What follows belongs to an exercise in optimizing a design on an open flow for small area; a production flow would make more cautious choices. Only simulation tests tie the RTL to the original design; equivalence was not proved. Not every run is shown, and edits may drop behaviour that the tests do not exercise. Power and IR drop assume default switching activity.

==> flow/design.v, too long to show whole: its modules and the start of the top module <==
// module riscv_alu: 642 lines
// module alu_ff: 52 lines
// module alu_popcnt: 32 lines
// module riscv_alu_div: 117 lines
// module riscv_check_tag: 205 lines
// module riscv_compressed_decoder: 136 lines
// module riscv_controller: 357 lines
// module riscv_cs_registers: 293 lines
// module riscv_debug_unit: 359 lines
// module riscv_decoder: 737 lines
// module riscv_enable_tag: 25 lines
// module riscv_exc_controller: 124 lines
// module riscv_ex_stage: 219 lines
// module riscv_hwloop_controller: 51 lines
// module riscv_hwloop_regs: 71 lines
// module riscv_id_stage: 984 lines
// module riscv_if_stage: 279 lines
// module riscv_load_propagation: 38 lines
// module riscv_load_check: 27 lines
// module riscv_load_store_unit: 436 lines
// module riscv_mode_tag: 176 lines
// module riscv_mult: 172 lines
// module riscv_fetch_fifo: 152 lines
// module riscv_prefetch_buffer: 225 lines
// module riscv_register_file: 66 lines
// module riscv_register_file_tag: 66 lines
// module riscv_tag_propagation_logic: 26 lines
// module riscv_tag_check_logic: 24 lines
// module riscv_core: 603 lines
// module riscv_dift_core: 77 lines
module riscv_dift_core
(
  input  logic        clk_i,
  input  logic        rst_ni,
  input  logic        fetch_enable_i,
  output logic        instr_req_o,
  input  logic        instr_gnt_i,
  input  logic        instr_rvalid_i,
  output logic [31:0] instr_addr_o,
  input  logic [31:0] instr_rdata_i,
  output logic        data_req_o,
  input  logic        data_gnt_i,
  input  logic        data_rvalid_i,
  output logic        data_we_o,
  output logic [3:0]  data_be_o,
  output logic [31:0] data_addr_o,
  output logic [31:0] data_wdata_o,
  input  logic [31:0] data_rdata_i,
  input  logic        data_err_i,
  input  logic [3:0]  data_rdata_tag_i,
  output logic        data_we_tag_o,
  output logic        data_wdata_tag_o
);
  // ...
==> flow/run.sh <==
#!/bin/bash
# synth_recipe.tcl (not shown) runs the flow's synth.tcl, then flattens the netlist and writes it again
# the make line also repeats each setting of config.mk as NAME=value (left out here)
make -C /OpenROAD-flow-scripts/flow DESIGN_CONFIG=/design/flow/config.mk WORK_HOME=/design/flow/orfs CLKGATE_MAP_FILE= SYNTH_SCRIPT=/design/flow/synth_recipe.tcl finish
==> flow/config.mk <==
export PLATFORM = sky130hd
export DESIGN_NAME = riscv_dift_core
export DESIGN_NICKNAME = riscv_dift_core
export VERILOG_FILES = /design/flow/design.v
export SDC_FILE = /design/flow/constraint.sdc
export NUM_CORES = 8
export LEC_CHECK = 0
export CAP_MARGIN = 50
export CORE_MARGIN = 2
export CORE_UTILIZATION = 35
export PLACE_DENSITY = 0.55
export SLEW_MARGIN = 30
==> flow/constraint.sdc <==
create_clock -name core_clock -period 20.0 [get_ports {clk_i}]
set_input_delay 4.0000 -clock core_clock [delete_from_list [all_inputs] [get_ports {clk_i}]]
set_output_delay 4.0000 -clock core_clock [all_outputs]
set_load 0.01 [all_outputs]
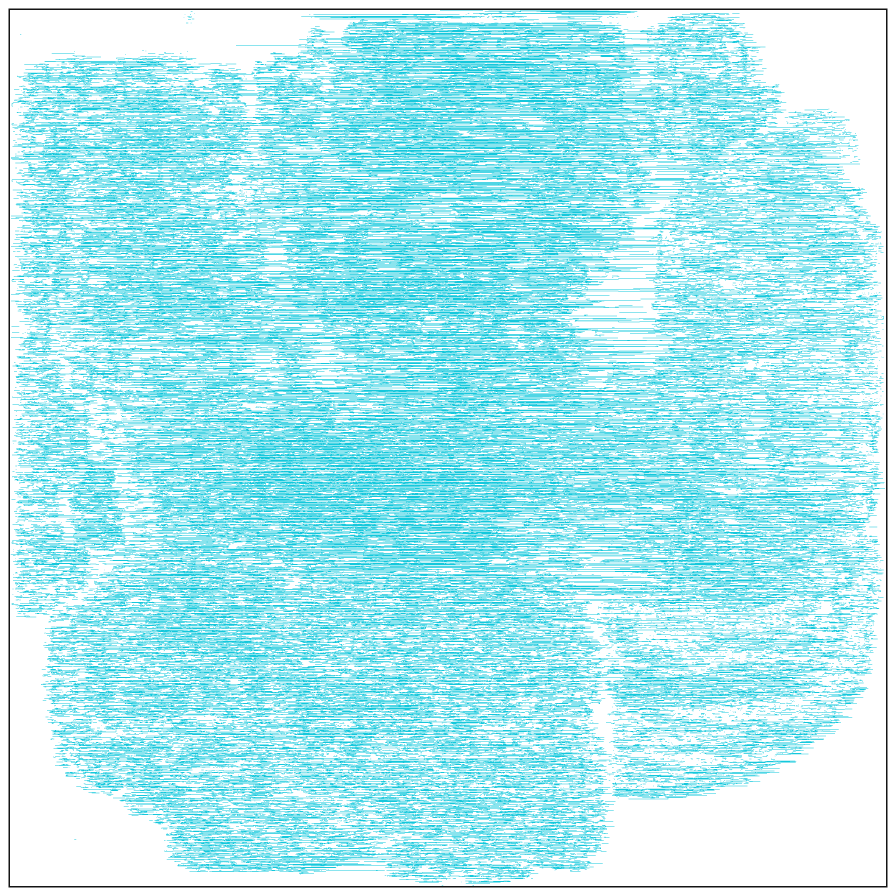
**Above:** run 1 (the metal 1 layer).
share of all routed wire: 37%
longest straight run: 173 um
nets with wire on the layer: 31756
wire length on this layer: 594 mm
main direction: horizontal

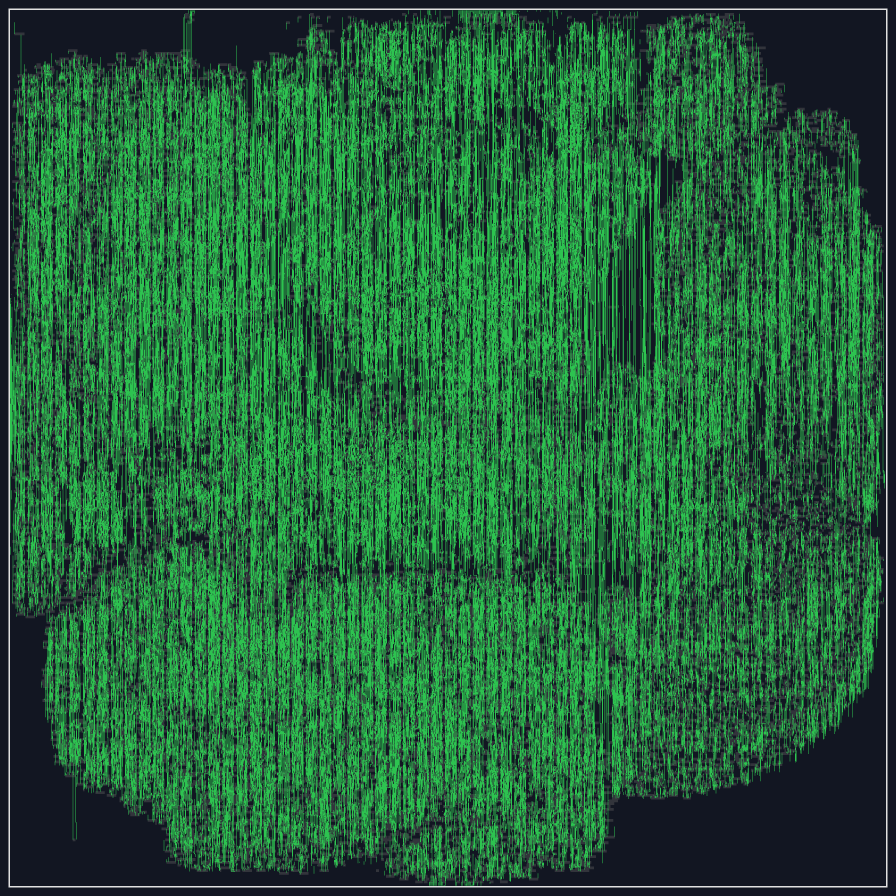
**Above:** run 1 (signal wires on met2).
nets with wire on the layer: 26616
longest straight run: 187 um

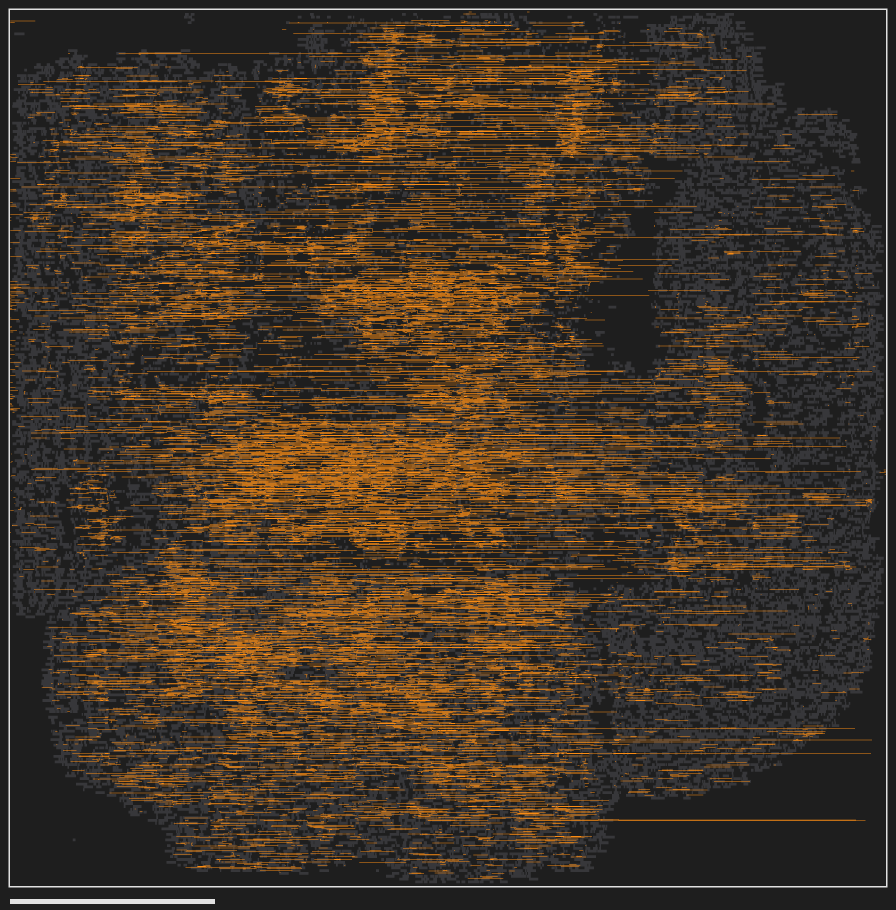
**Above:** run 1 (metal 3).
Scale bar: 200 um.
main direction: horizontal
longest straight run: 358 um
wire length on this layer: 204 mm
share of all routed wire: 13%

==> impl_results.md, run 1 <==
* Die area at 730000 um^2
* H-tree levels at 5
* Nets at 33900
* NonClk Buf Share at 6.69%
* Setup Skew at 0.103 ns
* Net Switching at 0.0317 W
* CTS tree: built
* # diodes at 220
* CP arrival at 12.02 ns
* # Post-CTS Setup Buffers at 0
* Root buffer cell: clkbuf_16
* Class of the worst hold path: flop to flop
* Netlist cell types at 127
* Rel. slew slack at 20.8%
* Top Ports at 181
* Final slew viol count at 0
* Status: complete, no violations
* Sw Ratio at 61.0%
* Avg Inst Size Synth at 8.13 um^2
* Min Tclk post-route at 16.02 ns
* Crit path capture type: output port
* Fmax at 62.4 MHz
* Buffers added on ports at 180
* Cell taking the most area after synthesis: dfrtp_1
* Clock Latency Late Sink at 1.09 ns
* Sequential cell area share at 19.5%
* Clk buf depth at 4
* Logic pwr share at 76.3%
* WL final at 1580 mm
* Design area at 288000 um^2
* Leak Pwr at 125 nW
* PnR worst setup slack at 3.98 ns
* Die height at 854 um
* # clk buffers at 407
* # resized after CTS at 0
* Syn Nets at 34100
* Sequential area share after synthesis at 22.2%
* Tapcells at 9577
* Critical path type: flop to output port
* RSZ-0062 raised after global routing: no
* Crit path max-delay cell type: o41ai_1
* Largest net degree at the start of global routing at 164
* Fillers at 73300
* Seq_cells at 2244
* Clk cell area share at 3.50%
* Non-clk bufs at 2057
* PD cells at 180 nW/um^2
* Internal power at 0.0202 W
* CP max FO at 65
* Flop2flop setup slack at 4.45 ns
* Core box area at 721000 um^2
* Final setup fails at 0
* EDFF count, synth at 0
* Register share of total power at 12.5%
* Total CTS buffers at 293
* Most common cell after layout, fill and taps aside: nand2_1
* Yosys reg bits at 2244
[run 1: layer usage]
| metal | GRT usage, % | part of all wire (%) | vias to the layer above |
|---|---|---|---|
| met4 | 31.2 | 9.3 | 128 |
| met5 | 0.321 | 0.083 | - |
| met1 | 52.3 | 37 | 132000 |
| met2 | 59.1 | 40 | 19600 |
| met3 | 16.4 | 13 | 5228 |
| li1 | - | - | 107000 |
[run 1: power by group through the flow]
stage | Clock, W | Sequential (W) | Combinational [W]
2_1_floorplan | 0 | 0.00576 | 0.0185
3_3_place_gp | 0 | 0.00667 | 0.0358
3_5_place_dp | 0 | 0.00654 | 0.0370
4_1_cts | 0.00585 | 0.00647 | 0.0371
5_1_grt | 0.00602 | 0.00650 | 0.0401
6_report | 0.00583 | 0.00649 | 0.0396
[run 1: critical path, delay by kind of cell, from the launching register on]
family | cells | cell delay, ns
compound gates | 14 | 4.35
buf+inv | 7 | 2.93
mux | 3 | 1.27
flops | 1 | 0.69
simple gates | 6 | 0.64
xor+xnor | 2 | 0.38
fa+ha+maj | 1 | 0.36
[run 1: Yosys cell counts (174+ instances only)]
library cell	n
mux2_2	360
a221oi_1	182
and2_1	476
o211ai_1	301
dfrtp_1	2228
xor2_1	220
clkbuf_1	2205
a21oi_1	2576
o22ai_1	219
or3_1	185
nor2_1	2979
a31oi_1	271
nand3_1	511
nand2_1	4278
ha_1	967
xnor2_1	577
mux4_2	638
mux2i_1	624
nor2b_1	174
fa_1	1906
o21ai_0	2533
a211oi_1	549
nor3_1	570
a22oi_1	193
and3_1	191
inv_1	2600
buf_1	307
[run 1: stage by stage]
step | hold slack, ns | utilization (%) | std cells | power [W]
2_1_floorplan | 0.443 | - | 31100 | 0.0243
3_3_place_gp | 0.457 | 37.3 | 39600 | 0.0425
3_5_place_dp | 0.467 | 38.3 | 40100 | 0.0435
4_1_cts | 0.479 | 39.7 | 40600 | 0.0495
5_1_grt | 0.496 | 39.9 | 40700 | 0.0526
6_report | 0.476 | 40.0 | 40900 | 0.0519
[run 1: cell families (layout without fill, tap and decap cells)]
family	count (synthesis)	after routing	share of synthesized area (%)
AO/OA/AOI/OAI	8427	8427	20.6
XOR/XNOR	797	797	2.76
adder cells (fa/ha/maj)	2880	2880	19.9
buffers and inverters	5206	5205	7.80
flip-flops	2244	2244	22.2
multiplexers	1626	1626	9.77
other	0	220	0
AND/OR/NAND/NOR	9953	9953	17.0
**Run 1: critical path on the layout**

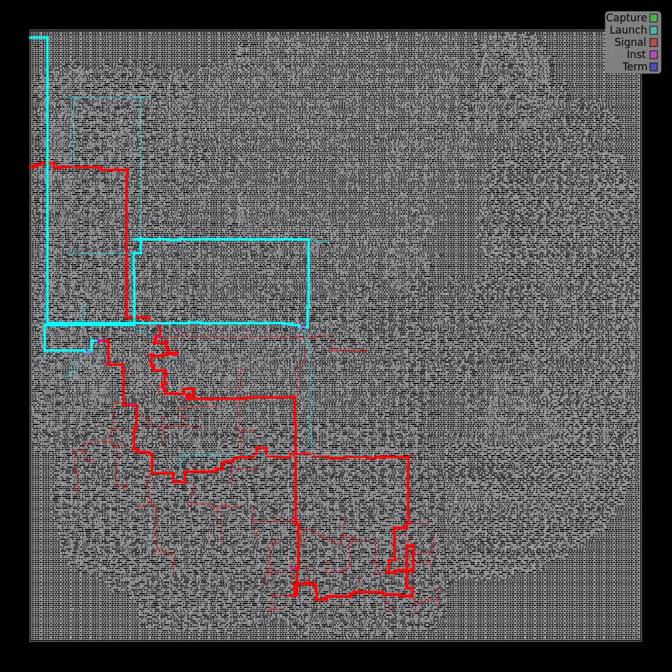

## Run 2: large edit since run 1, in outline
flow/design.v: 6998 -> 9442 lines; modules unchanged: 28
  riscv_id_stage: edited, 984 -> 982 lines
  riscv_mult: edited, 172 -> 2618 lines
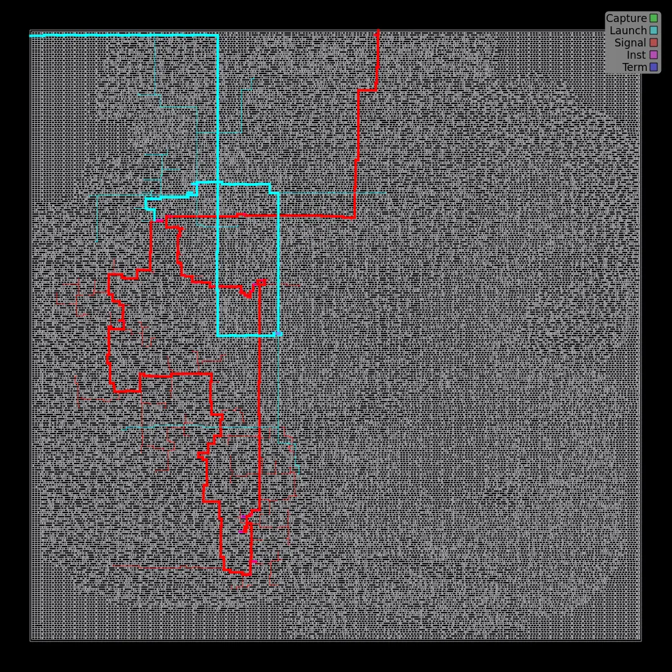
**Above:** run 2 (critical path on the layout).
PnR worst setup slack: 5.13 ns
setup TNS: 0 ns
Core Util, Final: 39.9%
min Tclk post-route: 14.87 ns
fin cells: 34700

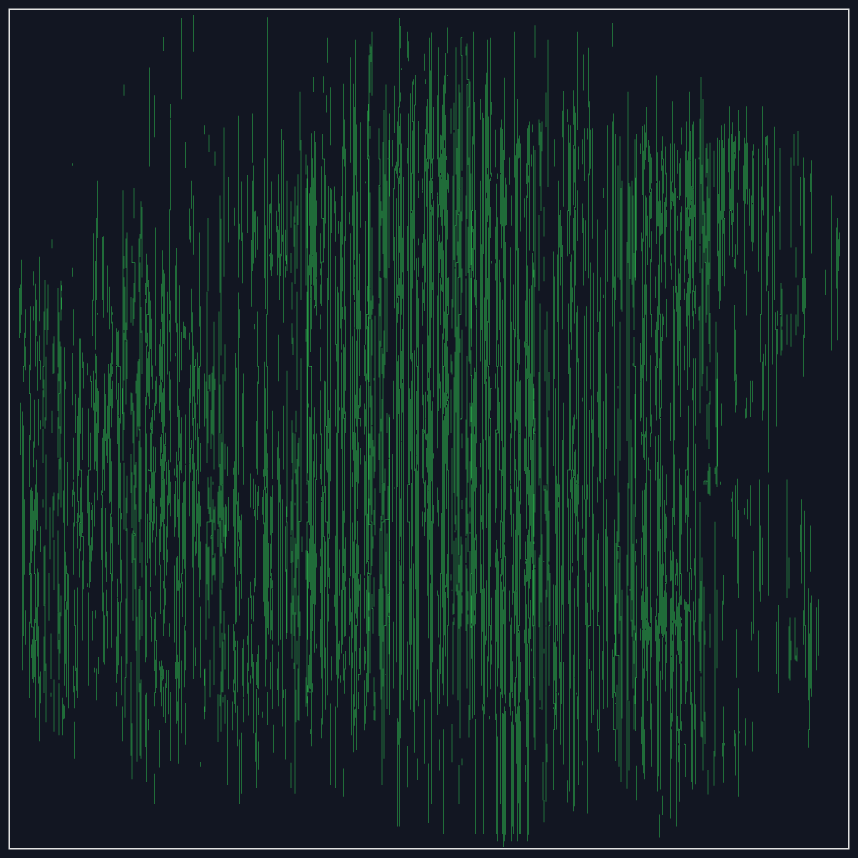
**Above:** run 2 (the metal 4 layer).
nets with wire on the layer: 1242
share of all routed wire: 9.8%
wire length on this layer: 136 mm

==> run 2 against run 1 <==
Compared with the run above: critical path depth down 1; clock power decreased by 7.5%; synthesized cell count shrank 14%; sequential share of layout area grew 2.9 points; hold slack got worse by 0.0013 ns; setup slack gained 1.1 ns; still clean; non-clock buffer count down 263.
==> impl_results.md, run 2 <==
* Antenna violations before repair at 189
* Core box area at 602000 um^2
* Most frequent cell after synthesis: nand2_1
* Largest net degree at the start of global routing at 205
* Top Ports at 181
* Via count of the routed design at 233000
* Fmax at 67.2 MHz
* Total CTS buffers at 274
* PD cells at 200 nW/um^2
* CP Launch Type: flop
* Clock transition at path regs at 0.06 ns
* Yosys Warn Count at 28
* Leading cell types by count after synthesis: 4224 x nand2_1, 2797 x o21ai_0, 2460 x nor2_1
* Avg Inst Size Synth at 7.89 um^2
* Class of the worst hold path: flop to flop
* First-pass GRT wire length at 1870 mm
* Final setup fails at 0
* Flop2flop setup slack at 5.58 ns
* RSZ-0062 raised after global routing: no
* # Post-CTS Setup Buffers at 0
* EDFF count, synth at 0
* Post-DR wirelength/cell at 40.0 um
* Critical path type: flop to output port
* Die height at 780 um
* Syn Nets at 28000
* Final slew viol count at 0
* FP Rows at 285
* Clk buf depth at 4
* Crit path max-delay cell type: a21oi_2
* WHS Path Cells at 1
* CTS tree: built
* Final HPWL DP at 1020 mm
* Post-detailed-route via-to-cell ratio at 6.70
* Post-synthesis cell area at 211000 um^2
* Status: complete, no violations
* Most common cell after layout, fill and taps aside: nand2_1
* FFs w/ async S/R, synth at 100%
* Starting density of the core at 35.1%
* Nets at 27600
* Yosys reg bits at 2148
* First-pass detailed-route iteration total at 14
* Clock Latency Late Sink at 1.05 ns
* Die area at 609000 um^2
* # resized after CTS at 0
* H-tree levels at 5
* Cell taking the most area after synthesis: dfrtp_1
* Pwr Total at 0.0481 W
* Worst R2R Path Depth at 47
* CP arrival at 10.87 ns
* Slew @ Worst Pin at 1.08 ns
* WL final at 1390 mm
* Total Routing Usage GR at 43.8%
* ANT nets after route at 0
* Most frequent cells in the layout: 4180 x nand2_1, 2765 x o21ai_0, 2397 x nor2_1
* Number of global-route vias before repair at 215000
* Post-synthesis instance total at 26700
* Leak Pwr at 103 nW
* Netlist cell types at 130
* Iteration-0 DRC count of the detailed router at 35600
* Area contributors post-synth: dfrtp_1 25%, fa_1 7.6%, nand2_1 7.5%, mux4_2 7.2%, o21ai_0 6.6%
* Final Cycle Share at 74.4%
* Setup Skew at 0.0870 ns
* Root buffer cell: clkbuf_16
* Fin. Hold Viols at 0
* Max-cap viol count at 0
* Buffers added on ports at 180
* Sequential area share after synthesis at 25.5%
* VDD IR-drop max at 0.719 mV
* Hold_buf cts at 0
* Crit-path max cell delay at 0.73 ns
* CP max FO at 83
* CP most frequent cell: a21oi_1
* CP required at 16.00 ns
* Clock sinks at 2148
* Rel. slew slack at 28.3%
* Synth top area share at 25.3%
* Overflow after GRT at 0
* Die W at 780 um
* Layout area overhead at 13.8%
* Crit path capture type: output port
-- run 2: cell count changes in the layout (fill, tap and decap cells not counted), moves of 129 or more --
cell,previous run,this run
a211oi_1,538,667
a21oi_1,2520,2062
and2_1,471,182
buf_4,1378,1212
fa_1,1906,799
ha_1,963,403
inv_1,2596,1129
nand3_1,505,657
nor2_1,2905,2397
nor3_1,549,398
o211ai_1,301,165
o21ai_0,2481,2765
xnor2_1,559,414
-- run 2: power breakdown --
group | internal (W) | total [W] | switching [W]
clock network | 0.00304 | 0.00539 | 0.00235
registers | 0.00495 | 0.00608 | 0.00113
logic | 0.0109 | 0.0366 | 0.0257
total | 0.0189 | 0.0481 | 0.0291
-- run 2: area by class of cell --
| cell class | count | area (um^2) |
|---|---|---|
| clock inverters | 98 | 1290 |
| fillers | 61600 | 362000 |
| repair buffers | 1794 | 16200 |
| clock buffers | 391 | 7960 |
| inverters | 1165 | 4380 |
| flip-flops and latches | 2148 | 53800 |
| well taps | 8036 | 10100 |
| multi-input cells | 20900 | 146000 |
| diodes | 122 | 305 |
-- run 2: routing by layer --
metal  GRT usage, %  vias up  part of all wire [%]
li1               -    94600                     -
met1           55.2   116000                    37
met2           62.0    17400                    41
met3           13.5     4637                    12
met4           34.9       82                   9.8
met5              0        -                 0.044
-- run 2: kinds of logic after synthesis --
group	after synthesis	synth area share (%)
AOI/OAI and AO/OA	8284	24.2
DFF	2148	25.5
and+or+nand+nor	9006	18.3
xor gates and xnor gates	632	2.64
buffers and inverters	3655	6.57
muxes	1794	12.7
adders and majority gates	1215	10.0
-- run 2: through the flow --
stage | hold slack [ns] | instances | setup slack, ns | util, % | area, um^2
after floorplan | 0.422 | 26700 | 7.69 | - | 211000
after global placement | 0.452 | 33600 | 5.62 | 37.3 | 224000
final | 0.475 | 34700 | 5.13 | 39.9 | 240000
after detailed placement | 0.457 | 34000 | 5.58 | 38.1 | 229000
after CTS | 0.471 | 34500 | 5.29 | 39.7 | 239000
after global routing | 0.491 | 34600 | 4.75 | 39.8 | 240000
-- run 2: critical path, delay by kind of cell (launching register included) --
family | cells | cell delay, ns
xor gates and xnor gates | 1 | 0.25
buffers and inverters | 6 | 2.01
adders and majority gates | 2 | 0.67
DFF | 1 | 0.71
muxes | 3 | 1.18
AOI/OAI and AO/OA | 20 | 4.69

-- re-timing with driven ports --
Ports are ideal in the flow. The routed layouts listed here were re-timed in OpenROAD. Step 1: set_driving_cell puts a clkbuf_16 on clk_i and a buf_2 on each other input, an assumption about the parent block. Step 2 also shifts input and output timing later by t, the mid clock arrival at the registers, as if the neighbouring blocks saw the same clock. Three values: no drivers, after step 1, after step 2; two values: the first two.
run	shift t [ns]	slack for setup (ns)	slew at the worst register clock pin (ns)
run 1	1.201	3.984 / 3.821 / 4.280	0.07 / 0.07
run 2	1.148	5.126 / 4.988 / 5.577	0.08 / 0.08
After both steps every run listed still meets setup and hold.
